Context: an optimization exercise on an open-source flow, tuned for small area and a short achievable clock period. The choices shown serve that exercise and are no tape-out recipe.
Only simulation tests tie the RTL to the original design; equivalence was not proved.
Not every run is shown, and edits may drop behaviour that the tests do not exercise.

--- flow/design.v: outline only ---
// module coeff_selector: 197 lines
// module iir_filter: 2113 lines
// module iir_fa: 4 lines
// module iir_ha: 4 lines
// module iir_variable_filter: 12 lines
module iir_variable_filter (
    input  wire               clk,
    input  wire               reset_n,
    input  wire        [8:0]  filter_index,
    input  wire signed [15:0] data_in,
    output wire signed [31:0] data_out
);
  // ...
==> flow/run.sh <==
#!/bin/bash
# synth_recipe.tcl (not shown) runs the flow's synth.tcl, then flattens the netlist and writes it again
# the make line also repeats each setting of config.mk as NAME=value (left out here)
make -C /OpenROAD-flow-scripts/flow DESIGN_CONFIG=/design/flow/config.mk WORK_HOME=/design/flow/orfs CLKGATE_MAP_FILE= SYNTH_SCRIPT=/design/flow/synth_recipe.tcl finish
==> flow/config.mk <==
export PLATFORM = sky130hd
export DESIGN_NAME = iir_variable_filter
export DESIGN_NICKNAME = iir_variable_filter
export VERILOG_FILES = /design/flow/design.v
export SDC_FILE = /design/flow/constraint.sdc
export NUM_CORES = 4
export LEC_CHECK = 0
export ABC_AREA = 1
export CAP_MARGIN = 20
export CORE_MARGIN = 2
export CORE_UTILIZATION = 50
export CTS_BUF_LIST = sky130_fd_sc_hd__clkbuf_8 sky130_fd_sc_hd__clkbuf_16
export SETUP_SLACK_MARGIN = 5
export SLEW_MARGIN = 20
export SYNTH_HIERARCHICAL = 1
export TNS_END_PERCENT = 0
==> flow/constraint.sdc <==
create_clock -name core_clock -period 15.0 [get_ports {clk}]
set_input_delay 3.0000 -clock core_clock [delete_from_list [all_inputs] [get_ports {clk}]]
set_output_delay 3.0000 -clock core_clock [all_outputs]
set_load 0.01 [all_outputs]
==> run_1/placement_by_type.png <==
Scale: 2 px per µm. Fill, decap, tap and diode cells in grey.
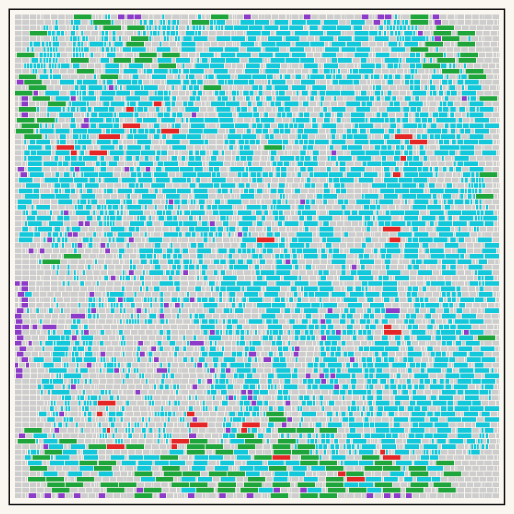
colour	class	cells	share of their area
purple	other buffers and delay cells	150	4.3%
red	clock drivers and dummy loads	32	1.9%
green	flops	141	11%
cyan	combinational and other logic	2604	82%
Finished Core Util: 0.544
core area: 58700 µm²
register share of the cell area: 0.110
# rows: 89
post-layout instance area: 31900 µm²

==> run_1/congestion.png <==
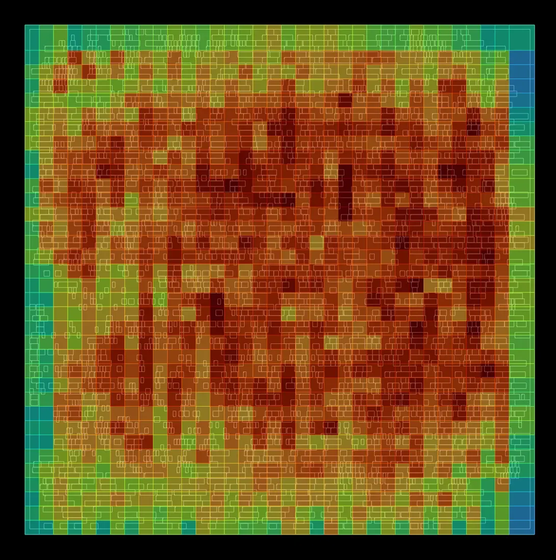
global route hottest layer: met2
grt met3 use: 0.111

==> run_1/metal_density.png <==
Scale: 1.5 px per µm. 25 x 25 tiles, from white (low) to dark blue (high), scaled to the fullest tile. Values are wire area over tile area, all layers added.
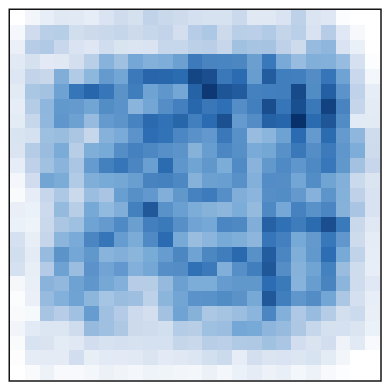
emptiest ninth of the die	lower left
fullest tile	0.89
nearly empty tiles	2.4%
densest ninth of the die	centre
mean over tiles	0.36

==> run_1/wires.png <==
Scale: 2 px per µm. Two of the layers only.
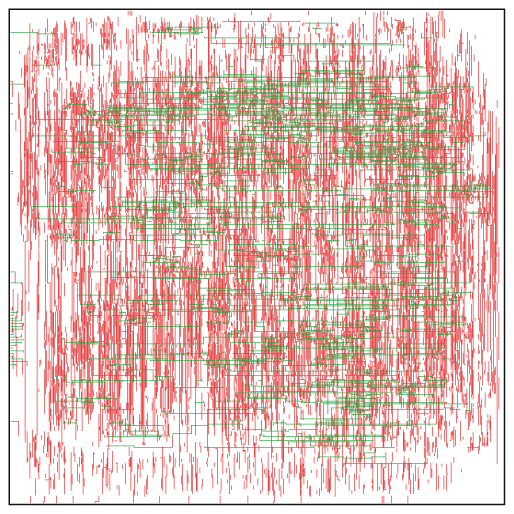
colour	layer	wire length
green	metal 3	14500 µm
red	metal 2	53.0 mm
overall track demand over capacity in global routing: 0.425
number of vias in the routed layout: 24300
detailed-route wire length: 125 mm
routed wirelength normalized by instance count: 33.7 µm

==> metrics.yaml, run 1 <==
run_status:
  outcome: "complete, no violations"
sta:
  grt_setup_unrepaired: "true"
  fmaxAchievable_mhz: 102
  finalHoldViolations: 0
  finalMaxSlewViolations: 0
  final_layout_setup_total_negative_slack_ns: 0
  worst_case_headroom_to_the_max_slew_limit: 0.407
  worst_pin_slew_ns: 0.889
  post-route-period-util: 0.655
  finalCriticalPeriod_ns: 9.82
logic_synthesis:
  synth_top_family_by_area: "adder cells"
  synth-simple-area-share: 0.0761
  synth.yosys.warnings: 7
  synthTopCellsByArea: "fa_1 43%, xor2_1 16%, dfrtp_1 12%, o22ai_1 9.5%, nand2_1 4.2%"
  synth_flop_cell: "dfrtp_1"
  async_reset_ff_frac: 1.00
  multiplexer_share_of_the_synthesized_area: 0
  synth-seq-cells: 141
  synth.yosys.seq_area_share: 0.120
  synthesis.area_per_instance_um2: 10.0
  synth_compound_area_frac: 0.109
  synth_edf_count: 0
  post_synth_xor_area_fraction: 0.166
  synthDominantAreaCellType: "fa_1"
  synth_cell_types: 37
  syn-num-nets: 3674
  synth_commonest_cells: "637 x fa_1, 540 x xor2_1, 446 x o22ai_1"
  top_area_cell_type_share_of_the_netlist_area: 0.432
  yosys.area_share.adder: 0.462
  synth_cells: 2941
  post_synth_instance_area_um2: 29500
layout:
  seqCellArea_um2: 3530
  sequential_cells: 141
  n_multi_input_combinational_cell: 2316
  drive_gt1_frac: 0.0960
  inverters: 288
  signal_buffer_area_fraction: 0.0414
  multi_input_area_share: 0.761
  area_growth_syn_to_layout_pct: 8.31
  largestClassByArea: "multi-input gates"
  clock_area_frac: 0.0186
  final.clkbuf_count: 17
  non_clock_buffer_count: 150
  multiInputGateArea_um2: 24300
  nNetsFinal: 3647
  antennaDiodeCount: 0
  fill_cells: 5293
drt:
  met3_length_mm: 14.5
  drc: 0
  detailroute.wirelength.met2_mm: 53.0
  detailedRoute.firstIterationViolations: 3340
  top_layer: "met5"
  first_pass_iteration_count_of_the_detailed_router: 8
  via_per_inst: 6.56
  wirelength_met1_mm: 46.5
job:
  max-cap-violations: 0
placement:
  routability_congestion_estimate_from_global_placement: 1.04
  placement.io_buffers: 58
  detailed_placement_wirelength_estimate_mm: 95.3
  dpl_cell_area_um2: 30600
min_path:
  hold_path.class: "reg -> reg"
  min_delay_path_depth: 0
critical_path:
  worst_ep_arrival_time_ns: 10.26
  cp-start-kind: "primary input"
  cp_num_cells: 25
  rr_worst_depth: 21
  cp_num_buf_inv: 5
  timing.reg2reg.setup_slack_ns: 5.80
  timing.critical_path.fanout_max: 26
  worstSetupPathType: "in -> reg"
  crit_path_frequent_cell: "fa_1"
  cell_family_with_the_largest_share_of_critical_path_delay: "adder cells"
  critPathSlowestCell: "fa_1"
  critPathRequiredTime_ns: 15.44
  cp_slowest_stage_delay_ns: 0.54
clocking:
  cts_resized: 125
  h-tree-depth: 4
  cts_tree: "built"
  clkSinkCount: 141
  clk-insertion-delay-late_ns: 0.52
  ctsHoldBuffers: 0
  cts_buffers: 17
  buffers_inserted_during_post_cts_setup_optimization: 24
  ctsLongestPathBuffers: 2
  cts.clk_slew.worst_paths_ns: 0.08
  clk_root_buffer_cell: "clkbuf_16"
global_route:
  grt_overflow: 0
  grt_util_met2: 0.620
  grt_start_max_net_pins: 89
  grt_first_pass_wirelength_mm: 181
  first_global_vias: 25800
  grt_antenna_before_repair: 2
floorplanning:
  initial_core_util: 0.503
  chipHeight_um: 247
  count_of_pins_on_the_block_boundary: 59
  fp.dieArea_um2: 61000
  well_tap_count: 773
-- run 1: per-stage QoR --
step / setup slack [ns] / hold slack, ns / utilization / std cells
6_report: 5.18 / 0.393 / 0.544 / 3700
5_1_grt: 4.96 / 0.422 / 0.544 / 3700
4_1_cts: 4.96 / 0.396 / 0.540 / 3689
3_5_place_dp: 2.85 / 0.381 / 0.521 / 3633
3_3_place_gp: 2.79 / 0.363 / 0.521 / 3633
2_1_floorplan: 5.04 / 0.352 / - / 2941
-- run 1: layout by cell type (no fill, tap or decap), types with 6 or more instances in the layout --
cell type	n
fa_1	626
xor2_1	536
o22ai_1	444
nand2_1	308
inv_1	206
dfrtp_1	141
buf_4	84
nor2_1	80
ha_1	62
clkdlybuf4s50_1	51
a21oi_1	43
nand3_1	34
nand2_2	32
o21ai_0	30
clkinv_1	30
nand4_1	22
xnor2_1	19
clkbuf_16	17
clkinv_4	15
inv_2	13
nand3_2	13
nor2_2	12
inv_4	11
fa_2	11
clkinv_2	10
inv_8	7
nor2_4	6
==> run_1/layout.png <==
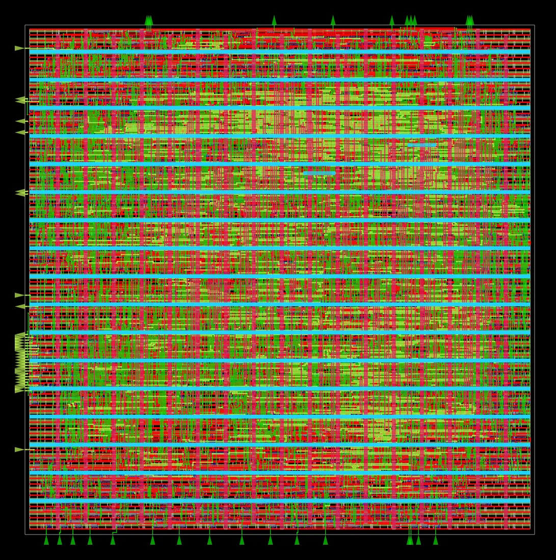

==> run 1 -> run 2 <==
--- a/flow/config.mk
+++ b/flow/config.mk
@@ -8,7 +8,7 @@
 export ABC_AREA = 1
 export CAP_MARGIN = 20
 export CORE_MARGIN = 2
-export CORE_UTILIZATION = 50
+export CORE_UTILIZATION = 45
 export CTS_BUF_LIST = sky130_fd_sc_hd__clkbuf_8 sky130_fd_sc_hd__clkbuf_16
 export SETUP_SLACK_MARGIN = 5
 export SLEW_MARGIN = 20
==> run_2/layout.png <==
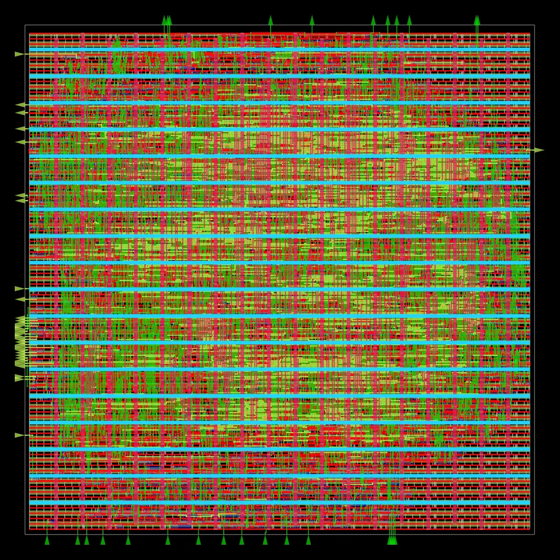
count of pins on the block boundary: 59
floorplan die height: 260 µm
detailed-route wire length: 124 mm

==> run_2/logic_types.png <==
Scale: 2 px per µm.
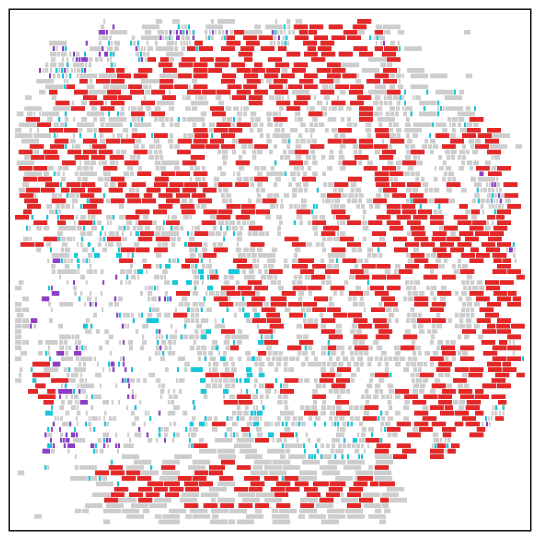
colour	family	cells
cyan	inverters	288
red	adder and majority cells	706
purple	NOR gates	102
non-filler cells, final: 3795
most common cell after layout, fill and taps aside: fa_1
fraction of area in multi-input gates: 0.754

==> run 2 against run 1 <==
Critical endpoint is now IIR.y0[8]; final cell count is 2.6% higher; non-clock buffer count grew 11; critical path depth increased by 3; sequential share of layout area decreased by 0.16 points; synthesized area unchanged; final area grew 1.4%; via count rose by 0.65%; first-iteration DRC count is 4.0% lower; highest routed layer is now met4; clock skew down 0.0029 ns; synthesized cell count is the same.
==> metrics.yaml, run 2 <==
logic_synthesis:
  async_reset_ff_frac: 1.00
  synth.yosys.seq_area_share: 0.120
  synth_edf_count: 0
  synth_flop_cell: "dfrtp_1"
  multiplexer_share_of_the_synthesized_area: 0
  post_synth_xor_area_fraction: 0.166
  synth.yosys.warnings: 7
  synth-simple-area-share: 0.0761
  synth_compound_area_frac: 0.109
  syn-num-nets: 3674
  synthTopCellsByArea: "fa_1 43%, xor2_1 16%, dfrtp_1 12%, o22ai_1 9.5%, nand2_1 4.2%"
  synth_cell_types: 37
  synth_top_family_by_area: "adder cells"
  top_area_cell_type_share_of_the_netlist_area: 0.432
  synthesis.area_per_instance_um2: 10.0
  synthDominantAreaCellType: "fa_1"
  synth_commonest_cells: "637 x fa_1, 540 x xor2_1, 446 x o22ai_1"
  synth-seq-cells: 141
  yosysMostFrequentCell: "fa_1"
  post_synth_instance_area_um2: 29500
  synth_cells: 2941
  yosys.area_share.adder: 0.462
clocking:
  ctsLongestPathBuffers: 2
  clkSinkCount: 141
  clk_root_buffer_cell: "clkbuf_16"
  clk-insertion-delay-late_ns: 0.51
  cts_buffers: 17
  h-tree-depth: 4
  ctsHoldBuffers: 0
  cts_tree: "built"
  cts.clk_slew.worst_paths_ns: 0.07
critical_path:
  crit_path_frequent_cell: "fa_1"
  cp_num_cells: 28
  timing.reg2reg.setup_slack_ns: 6.00
  cp-start-kind: "primary input"
  worstSetupPathType: "in -> reg"
  cell_family_with_the_largest_share_of_critical_path_delay: "adder cells"
  rr_worst_depth: 21
  critPathRequiredTime_ns: 15.38
  critPathSlowestCell: "fa_1"
  cp_num_buf_inv: 5
  crit_path_capture_type: "flip-flop"
  cp_slowest_stage_delay_ns: 0.59
  worst_ep_arrival_time_ns: 10.18
  timing.critical_path.fanout_max: 19
floorplanning:
  chip_width_um: 260
  fp.dieArea_um2: 67600
  rows: 93
  core_um2: 64600
  initial_core_util: 0.457
drt:
  via_count: 24400
  via_per_inst: 6.44
  detail_route.wl_per_cell_um: 32.7
  detail-route-antenna-nets: 0
  first_pass_iteration_count_of_the_detailed_router: 9
  detailedRoute.firstIterationViolations: 3206
  drc: 0
sta:
  final.setup.worst_slack_ns: 5.20
  finalClockSkew_ns: 0.0284
  finalHoldViolations: 0
  post-route-period-util: 0.653
  fmaxAchievable_mhz: 102
  grt_setup_unrepaired: "true"
  worst_case_headroom_to_the_max_slew_limit: 0.347
  finalCriticalPeriod_ns: 9.80
  finalSetupViolCount: 0
  final_layout_setup_total_negative_slack_ns: 0
  worst_pin_slew_ns: 0.980
  finalMaxSlewViolations: 0
global_route:
  grt_antenna_before_repair: 0
  grt_start_max_net_pins: 93
  grt_util_all_layers: 0.378
  first_global_vias: 26500
  grt_overflow: 0
  grt_first_pass_wirelength_mm: 182
placement:
  routability_congestion_estimate_from_global_placement: 1.03
  placement.io_buffers: 58
  place_worst_setup_slack_ns: 3.06
  detailed_placement_wirelength_estimate_mm: 93.5
min_path:
  min_delay_path_depth: 0
  hold_path.class: "reg -> reg"
layout:
  layout.cells.most_common_list: "622 x fa_1, 537 x xor2_1, 439 x o22ai_1"
  nNetsFinal: 3658
  drive_gt1_frac: 0.107
  area_growth_syn_to_layout_pct: 9.86
  fill_cells: 5926
job:
  max-cap-violations: 0
run_status:
  outcome: "complete, no violations"
[run 2: cell counts after synthesis]
Identical to the previous run, type by type.
[run 2: metal layers]
| metal | vias to the layer above | share of wire | global-route usage |
|---|---|---|---|
| met3 | 603 | 0.13 | 0.107 |
| met4 | 0 | 0.090 | 0.259 |
| met2 | 2040 | 0.42 | 0.555 |
| li1 | 9542 | - | - |
| met5 | - | 0 | 0.000712 |
| met1 | 12300 | 0.36 | 0.485 |
[run 2: final cells by class]
class	instances	area [µm²]	area share
multi-input combinational	2316	24400	0.754
sequential	141	3530	0.109
timing repair buffer	161	1480	0.0457
inverter	288	1290	0.0397
tap	855	1070	0.0330
clock buffer	18	439	0.0136
clock inverter	14	151	0.00467
antenna	2	5.00	0.000154
[run 2: through the flow]
stage	instance area [µm²]	std cells	hold WS, ns	util
2_1_floorplan	29500	2941	0.352	-
3_3_place_gp	30600	3709	0.369	0.474
3_5_place_dp	30600	3709	0.370	0.474
4_1_cts	31900	3774	0.384	0.494
5_1_grt	32400	3793	0.394	0.502
6_report	32400	3795	0.384	0.502
[run 2: timing repair]
action                     CTS  global route
setup buffers               33            17
pin swaps                    7             6
setup endpoints to repair   21            18
gates resized for setup    145            84
gates cloned                 0             2
==> run_2/placement_by_type.png <==
Scale: 2 px per µm. Fill, decap, tap and diode cells in grey.
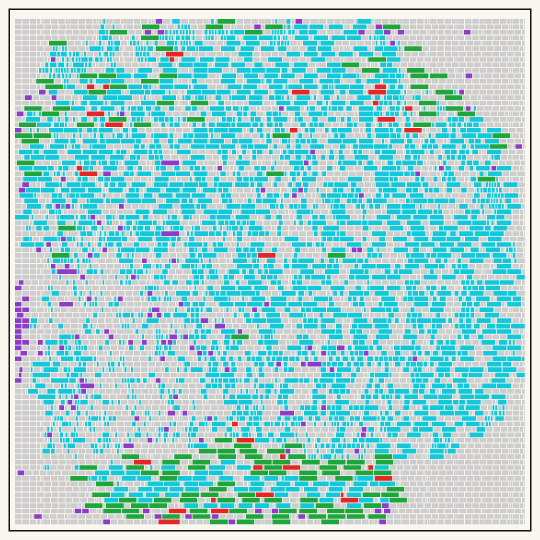

==> run 3: too many edits to list; what changed since run 2 <==
flow/design.v: 2330 -> 2249 lines; modules unchanged: 0
  coeff_selector: edited, 197 -> 357 lines
  iir_filter: edited, 2113 -> 1868 lines
  iir_variable_filter: edited, 12 -> 24 lines
  removed: iir_fa, iir_ha
==> module coeff_selector as of run 3 <==
module coeff_selector (
    input  logic [8:0] filter_index,
    output logic [6:0] b_neg,
    output logic [6:0] b_one,
    output logic [6:0] b_two,
    output logic [0:0] d_one,
    output logic [0:0] d_two,
    output logic [7:0] c0_neg,
    output logic [7:0] c0_one,
    output logic [7:0] c0_two,
    output logic [7:0] c1_neg,
    output logic [7:0] c1_one,
    output logic [7:0] c1_two,
    output logic [6:0] c2_neg,
    output logic [6:0] c2_one,
    output logic [6:0] c2_two
);
    always_comb begin
        b_neg = '0;
        b_one = '0;
        b_two = '0;
        d_one = '0;
        d_two = '0;
        c0_neg = '0;
        c0_one = '0;
        c0_two = '0;
        c1_neg = '0;
        c1_one = '0;
        c1_two = '0;
        c2_neg = '0;
        c2_one = '0;
        c2_two = '0;
        case (filter_index)
            9'd0: begin
                b_neg = 7'b0000001;
                b_one = 7'b0000010;
                b_two = 7'b0000001;
                d_one = 1'b0;
                d_two = 1'b0;
                c0_neg = 8'b00001100;
                c0_one = 8'b11001000;
                c0_two = 8'b00100100;
                c1_neg = 8'b11001100;
                c1_one = 8'b11001100;
                c1_two = 8'b00000000;
                c2_neg = 7'b0101001;
                c2_one = 7'b0010001;
                c2_two = 7'b1101100;
            end
            9'd1: begin
                b_neg = 7'b0000001;
                b_one = 7'b0000100;
                b_two = 7'b0000001;
                d_one = 1'b1;
                d_two = 1'b0;
                c0_neg = 8'b00010011;
                c0_one = 8'b11011110;
                c0_two = 8'b00000001;
                c1_neg = 8'b10100001;
                c1_one = 8'b10111100;
                c1_two = 8'b00000011;
                c2_neg = 7'b0010110;
                c2_one = 7'b1110111;
                c2_two = 7'b0000000;
            end
            9'd2: begin
                b_neg = 7'b0000111;
                b_one = 7'b0001111;
                b_two = 7'b0000000;
                d_one = 1'b1;
                d_two = 1'b0;
                c0_neg = 8'b00010001;
                c0_one = 8'b10010011;
                c0_two = 8'b00100000;
                c1_neg = 8'b10100001;
                c1_one = 8'b11010000;
                c1_two = 8'b00100101;
                c2_neg = 7'b0011001;
                c2_one = 7'b1010011;
                c2_two = 7'b0001000;
            end
            9'd3: begin
                b_neg = 7'b0000010;
                b_one = 7'b0001010;
                b_two = 7'b0000100;
                d_one = 1'b0;
                d_two = 1'b1;
                c0_neg = 8'b00011000;
                c0_one = 8'b10011100;
                c0_two = 8'b00000000;
                c1_neg = 8'b10010100;
                c1_one = 8'b11111110;
                c1_two = 8'b00000000;
                c2_neg = 7'b0110000;
                c2_one = 7'b1110111;
                c2_two = 7'b0000000;
            end
            9'd4: begin
                b_neg = 7'b0001100;
                b_one = 7'b0011010;
                b_two = 7'b0000100;
                d_one = 1'b1;
                d_two = 1'b0;
                c0_neg = 8'b01011100;
                c0_one = 8'b11011110;
                c0_two = 8'b00100000;
                c1_neg = 8'b10101001;
                c1_one = 8'b10101000;
                c1_two = 8'b01000001;
                c2_neg = 7'b0100111;
                c2_one = 7'b1000110;
                c2_two = 7'b0101001;
            end
            9'd5: begin
                b_neg = 7'b0000001;
                b_one = 7'b0010011;
                b_two = 7'b0000000;
                d_one = 1'b1;
                d_two = 1'b0;
                c0_neg = 8'b01011100;
                c0_one = 8'b11011100;
                c0_two = 8'b00000000;
                c1_neg = 8'b01011001;
                c1_one = 8'b00111001;
                c1_two = 8'b01000100;
                c2_neg = 7'b0010000;
                c2_one = 7'b0001110;
                c2_two = 7'b0110000;
            end
            9'd6: begin
                b_neg = 7'b0000011;
                b_one = 7'b0010010;
                b_two = 7'b0001001;
                d_one = 1'b0;
                d_two = 1'b1;
                c0_neg = 8'b01011001;
                c0_one = 8'b10011010;
                c0_two = 8'b01100001;
                c1_neg = 8'b01101101;
                c1_one = 8'b01011100;
                c1_two = 8'b00100011;
                c2_neg = 7'b0001100;
                c2_one = 7'b0111101;
                c2_two = 7'b0000000;
            end
            9'd7: begin
                b_neg = 7'b0010011;
                b_one = 7'b0100111;
                b_two = 7'b0010000;
                d_one = 1'b0;
                d_two = 1'b0;
                c0_neg = 8'b00010101;
                c0_one = 8'b00010001;
                c0_two = 8'b01000110;
                c1_neg = 8'b01100011;
                c1_one = 8'b01111011;
                c1_two = 8'b00000100;
                c2_neg = 7'b0010100;
                c2_one = 7'b0110010;
                c2_two = 7'b0001100;
            end
            9'd8: begin
                b_neg = 7'b0011100;
                b_one = 7'b0111110;
                b_two = 7'b0000000;
                d_one = 1'b0;
                d_two = 1'b1;
                c0_neg = 8'b00010001;
                c0_one = 8'b01010000;
                c0_two = 8'b00100101;
                c1_neg = 8'b01000100;
                c1_one = 8'b01010010;
                c1_two = 8'b00000100;
                c2_neg = 7'b0010001;
                c2_one = 7'b0101101;
                c2_two = 7'b0010010;
            end
            9'd9: begin
                b_neg = 7'b0010010;
                b_one = 7'b0110000;
                b_two = 7'b0001010;
                d_one = 1'b0;
                d_two = 1'b1;
                c0_neg = 8'b00010100;
                c0_one = 8'b01010001;
                c0_two = 8'b00001100;
                c1_neg = 8'b01010100;
                c1_one = 8'b01110000;
                c1_two = 8'b00001100;
                c2_neg = 7'b0000010;
                c2_one = 7'b0010000;
                c2_two = 7'b0001010;
            end
            9'd10: begin
                b_neg = 7'b0000010;
                b_one = 7'b0101000;
                b_two = 7'b0000110;
                d_one = 1'b1;
                d_two = 1'b0;
                c0_neg = 8'b00001101;
                c0_one = 8'b00001100;
                c0_two = 8'b00100001;
                c1_neg = 8'b01001010;
                c1_one = 8'b01111001;
                c1_two = 8'b00000110;
                c2_neg = 7'b0001100;
                c2_one = 7'b0011111;
                c2_two = 7'b0000000;
            end
            9'd11: begin
                b_neg = 7'b0000000;
                b_one = 7'b0111111;
                b_two = 7'b0000000;
                d_one = 1'b0;
                d_two = 1'b0;
                c0_neg = 8'b00000000;
                c0_one = 8'b00000000;
                c0_two = 8'b00000000;
                c1_neg = 8'b01000001;
                c1_one = 8'b01111100;
                c1_two = 8'b00000011;
                c2_neg = 7'b0000000;
                c2_one = 7'b0000000;
                c2_two = 7'b0000000;
            end
            9'd12: begin
                b_neg = 7'b0010100;
                b_one = 7'b0000101;
                b_two = 7'b0111000;
                d_one = 1'b1;
                d_two = 1'b0;
                c0_neg = 8'b00100001;
                c0_one = 8'b00001110;
                c0_two = 8'b00100001;
                c1_neg = 8'b01001010;
                c1_one = 8'b01111001;
                c1_two = 8'b00000110;
                c2_neg = 7'b0010011;
                c2_one = 7'b0011111;
                c2_two = 7'b0000000;
            end
            9'd13: begin
                b_neg = 7'b0001101;
                b_one = 7'b0001101;
                b_two = 7'b0100000;
                d_one = 1'b0;
                d_two = 1'b0;
                c0_neg = 8'b01001001;
                c0_one = 8'b01010001;
                c0_two = 8'b00001100;
                c1_neg = 8'b01010100;
                c1_one = 8'b01110000;
                c1_two = 8'b00001100;
                c2_neg = 7'b0011010;
                c2_one = 7'b0010100;
                c2_two = 7'b0001010;
            end
            9'd14: begin
                b_neg = 7'b0100001;
                b_one = 7'b1010110;
                b_two = 7'b0100001;
                d_one = 1'b0;
                d_two = 1'b0;
                c0_neg = 8'b01100101;
                c0_one = 8'b01010010;
                c0_two = 8'b00100101;
                c1_neg = 8'b01000100;
                c1_one = 8'b01010010;
                c1_two = 8'b00000100;
                c2_neg = 7'b0101110;
                c2_one = 7'b0101101;
                c2_two = 7'b0010010;
            end
            9'd15: begin
                b_neg = 7'b0111001;
                b_one = 7'b1110000;
                b_two = 7'b0001101;
                d_one = 1'b0;
                d_two = 1'b0;
                c0_neg = 8'b01000010;
                c0_one = 8'b00010001;
                c0_two = 8'b01000110;
                c1_neg = 8'b01100011;
                c1_one = 8'b01111011;
                c1_two = 8'b00000100;
                c2_neg = 7'b0101010;
                c2_one = 7'b0110010;
                c2_two = 7'b0001100;
            end
            9'd16: begin
                b_neg = 7'b0100001;
                b_one = 7'b1101101;
                b_two = 7'b0000010;
                d_one = 1'b0;
                d_two = 1'b1;
                c0_neg = 8'b10100001;
                c0_one = 8'b10011000;
                c0_two = 8'b01100001;
                c1_neg = 8'b01101101;
                c1_one = 8'b01011100;
                c1_two = 8'b00100011;
                c2_neg = 7'b0110001;
                c2_one = 7'b0111101;
                c2_two = 7'b0000000;
            end
            9'd17: begin
                b_neg = 7'b0010000;
                b_one = 7'b1001010;
                b_two = 7'b0010000;
                d_one = 1'b0;
                d_two = 1'b1;
                c0_neg = 8'b10000000;
                c0_one = 8'b11011100;
                c0_two = 8'b00000000;
                c1_neg = 8'b01011001;
                c1_one = 8'b00111001;
                c1_two = 8'b01000100;
                c2_neg = 7'b0101110;
                c2_one = 7'b0001110;
                c2_two = 7'b0110000;
            end
            9'd18: begin
                b_neg = 7'b0000110;
                b_one = 7'b1000110;
                b_two = 7'b0001000;
                d_one = 1'b0;
                d_two = 1'b0;
                c0_neg = 8'b10100010;
                c0_one = 8'b11011110;
                c0_two = 8'b00100000;
                c1_neg = 8'b10101001;
                c1_one = 8'b10101000;
                c1_two = 8'b01000001;
                c2_neg = 7'b1001001;
                c2_one = 7'b1000100;
                c2_two = 7'b0101011;
            end
            9'd19: begin
                b_neg = 7'b0011001;
                b_one = 7'b1111100;
                b_two = 7'b0000011;
                d_one = 1'b1;
                d_two = 1'b0;
                c0_neg = 8'b10000100;
                c0_one = 8'b10011100;
                c0_two = 8'b00000000;
                c1_neg = 8'b10010100;
                c1_one = 8'b11111110;
                c1_two = 8'b00000000;
                c2_neg = 7'b1000111;
                c2_one = 7'b1110111;
                c2_two = 7'b0000000;
            end
            default: ;
        endcase
    end
endmodule
==> module iir_variable_filter as of run 3 <==
module iir_variable_filter (
    input  wire               clk,
    input  wire               reset_n,
    input  wire        [8:0]  filter_index,
    input  wire signed [15:0] data_in,
    output wire signed [31:0] data_out
);
    wire [6:0] b_neg;
    wire [6:0] b_one;
    wire [6:0] b_two;
    wire [0:0] d_one;
    wire [0:0] d_two;
    wire [7:0] c0_neg;
    wire [7:0] c0_one;
    wire [7:0] c0_two;
    wire [7:0] c1_neg;
    wire [7:0] c1_one;
    wire [7:0] c1_two;
    wire [6:0] c2_neg;
    wire [6:0] c2_one;
    wire [6:0] c2_two;
    coeff_selector coeff_sel (.filter_index(filter_index), .b_neg(b_neg), .b_one(b_one), .b_two(b_two), .d_one(d_one), .d_two(d_two), .c0_neg(c0_neg), .c0_one(c0_one), .c0_two(c0_two), .c1_neg(c1_neg), .c1_one(c1_one), .c1_two(c1_two), .c2_neg(c2_neg), .c2_one(c2_one), .c2_two(c2_two));
    iir_filter IIR (.clk(clk), .reset_n(reset_n), .data_in(data_in), .data_out(data_out), .b_neg(b_neg), .b_one(b_one), .b_two(b_two), .d_one(d_one), .d_two(d_two), .c0_neg(c0_neg), .c0_one(c0_one), .c0_two(c0_two), .c1_neg(c1_neg), .c1_one(c1_one), .c1_two(c1_two), .c2_neg(c2_neg), .c2_one(c2_one), .c2_two(c2_two));
endmodule
==> flow/config.mk (replaced) <==
export PLATFORM = sky130hd
export DESIGN_NAME = iir_variable_filter
export DESIGN_NICKNAME = iir_variable_filter
export VERILOG_FILES = /design/flow/design.v
export SDC_FILE = /design/flow/constraint.sdc
export NUM_CORES = 4
export LEC_CHECK = 0
export CAP_MARGIN = 20
export CORE_MARGIN = 2
export CORE_UTILIZATION = 40
export SLEW_MARGIN = 20
==> run_3/placement_by_type.png <==
Scale: 2 px per µm. Fill, decap, tap and diode cells in grey.
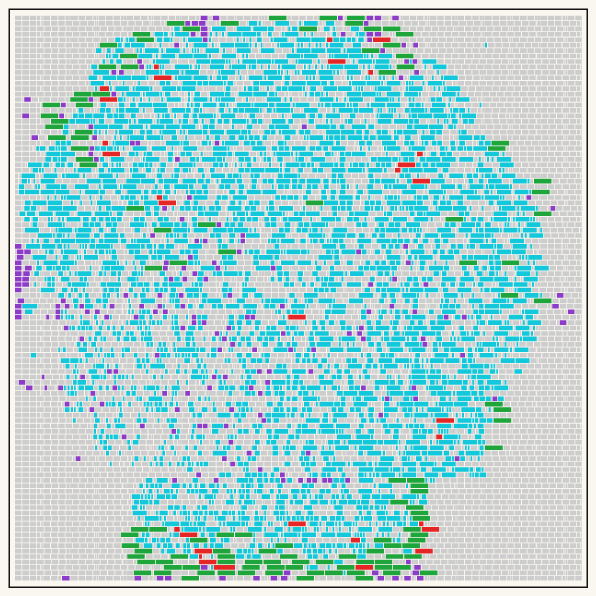
colour	class	cells	share of their area
red	clock drivers and dummy loads	31	1.7%
cyan	combinational and other logic	3179	84%
purple	other buffers and delay cells	227	5.4%
green	flops	121	9.0%
core area: 80300 µm²
Finished Core Util: 0.437
register share of the cell area: 0.0864
post-layout instance area: 35100 µm²

==> run_3/logic_types.png <==
Scale: 2 px per µm.
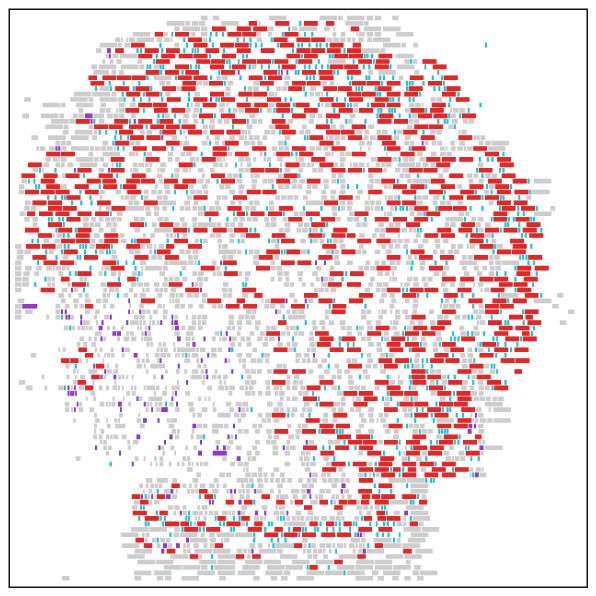
colour	family	cells
purple	NOR gates	146
cyan	inverters	714
red	adder and majority cells	678

==> run 3 against run 2 <==
Clock skew shrank 0.0046 ns; still clean; critical path depth rose by 23; synthesized cell count increased by 21%; critical endpoint is now IIR.y0[18]; non-clock buffer count increased by 66.
==> metrics.yaml, run 3 <==
drt:
  detail_route.wl_per_cell_um: 27.4
  via_per_inst: 5.84
  detailroute.wirelength.met2_mm: 53.2
  drc: 0
  wirelength_mm: 126
  detail-route-antenna-nets: 0
  top_layer: "met4"
  detailedRoute.firstIterationViolations: 3754
  via_count: 27000
  met3_length_mm: 14.6
global_route:
  grt_overflow: 0
  first_global_vias: 27900
  grt_start_max_net_pins: 70
  busiest_layer: "met2"
  grt_first_pass_wirelength_mm: 189
  use_met1: 0.424
  grt_util_all_layers: 0.315
  grt_util_met2: 0.463
  use_met3: 0.0772
sta:
  final_layout_setup_total_negative_slack_ns: 0
  finalCriticalPeriod_ns: 14.01
  finalHoldViolations: 0
  worst_pin_slew_ns: 1.13
  finalMaxSlewViolations: 0
  holdWs_ns: 0.374
  finalClockSkew_ns: 0.0239
  finalSetupViolCount: 0
  fmaxAchievable_mhz: 71.4
  post-route-period-util: 0.934
  grt_setup_unrepaired: "false"
  worst_case_headroom_to_the_max_slew_limit: 0.248
clocking:
  buffers_inserted_during_post_cts_setup_optimization: 0
  ctsLongestPathBuffers: 2
  clk-insertion-delay-late_ns: 0.52
  h-tree-depth: 4
  cts_tree: "built"
  cts_buffers: 17
  cts.clk_slew.worst_paths_ns: 0.06
  clk_root_buffer_cell: "clkbuf_16"
  ctsHoldBuffers: 0
  clkSinkCount: 121
  cts_resized: 0
floorplanning:
  initial_core_util: 0.402
  fp.dieArea_um2: 83100
  rows: 104
  chip_width_um: 288
  count_of_pins_on_the_block_boundary: 59
  chipHeight_um: 288
critical_path:
  worstSetupPathType: "reg -> reg"
  cp_slowest_stage_delay_ns: 0.69
  critPathSlowestCell: "xor2_1"
  timing.reg2reg.setup_slack_ns: 0.99
  worst_ep_arrival_time_ns: 14.38
  timing.critical_path.fanout_max: 7
  cp-start-kind: "flip-flop"
  critPathRequiredTime_ns: 15.38
  crit_path_capture_type: "flip-flop"
  crit_path_frequent_cell: "fa_1"
layout:
  area_growth_syn_to_layout_pct: 8.52
  drive_gt1_frac: 0.0809
  antennaDiodeCount: 0
  finalNonFillerCells: 4618
  nNetsFinal: 4246
  layout.cells.most_common_list: "704 x inv_1, 599 x fa_1, 455 x xnor2_1"
min_path:
  hold_path.class: "reg -> reg"
  min_delay_path_depth: 0
logic_synthesis:
  syn-num-nets: 4258
  synth_flop_cell: "dfrtp_1"
  top_area_cell_type_share_of_the_netlist_area: 0.371
  async_reset_ff_frac: 1.00
  synth_cell_types: 74
  synth-seq-cells: 121
  synthDominantAreaCellType: "fa_1"
  synth_cells: 3558
  synth.yosys.warnings: 2
  synthTopCellsByArea: "fa_1 37%, xnor2_1 12%, dfrtp_1 9.4%, a22oi_1 8.2%, inv_1 8.2%"
  post_synth_instance_area_um2: 32300
  synth.yosys.seq_area_share: 0.0937
  synth_commonest_cells: "704 x inv_1, 599 x fa_1, 457 x xnor2_1"
  yosysMostFrequentCell: "inv_1"
placement:
  routability_congestion_estimate_from_global_placement: 1.08
  dpl_cell_area_um2: 34500
  detailed_placement_wirelength_estimate_mm: 99.5
  place_worst_setup_slack_ns: 0.929
  placement.io_buffers: 58
job:
  max-cap-violations: 0
run_status:
  outcome: "complete, no violations"
==> run 3: worst max-delay path: cells and delay by family (launching register included) <==
family | cells | cell delay [ns]
simple gates | 7 | 1.05
xor+xnor | 6 | 1.68
compound gates | 13 | 3.15
flops | 1 | 0.38
fa+ha+maj | 17 | 6.93
buf+inv | 8 | 0.68
==> run 3: cell type report <==
type	count	area, µm²
fillers	7892	45200
multi-input cells	2465	25600
flip-flops and latches	121	3030
inverters	714	2680
repair buffers	227	1840
well taps	1060	1330
clock buffers	19	453
clock inverters	12	119
==> run 3: cell families after synthesis <==
kind of cell,count (synthesis),synth area share
xor+xnor,601,0.164
compound gates,769,0.162
buf+inv,972,0.118
fa+ha+maj,678,0.401
flops,121,0.0937
simple gates,414,0.0600
mux,3,0.000929

port drivers added, routing unchanged:
How much do the figures lean on ideal ports? The routed layouts below were timed once more, with nothing changed but the port constraints.
Step 1 (the two cells are an assumption about what drives the block):
set clk [get_ports {clk}]
set_driving_cell -lib_cell sky130_fd_sc_hd__clkbuf_16 $clk
set_driving_cell -lib_cell sky130_fd_sc_hd__buf_2 [delete_from_list [all_inputs] $clk]
Step 2 also shifts input and output timing later by t, the mid clock arrival at the registers, as if the neighbouring blocks saw the same clock.
Three values: ideal, step 1, step 2; two values: the first two.
run | t, ns | setup WS [ns] | hold slack, ns | worst slew at a driven data input, ns
run 1 | 0.579 | 5.179 / 5.227 / 4.648 | 0.393 / 0.393 / 0.393 | 0.04
run 2 | 0.563 | 5.198 / 5.245 / 4.682 | 0.384 / 0.384 / 0.384 | 0.04
run 3 | 0.570 | 0.995 / 0.995 / 0.838 | 0.374 / 0.375 / 0.375 | 0.04
After both steps every run listed still meets setup and hold. For run 1, which loses most, drivers alone change the setup slack by +0.048 ns; drivers and shift together by -0.531 ns.
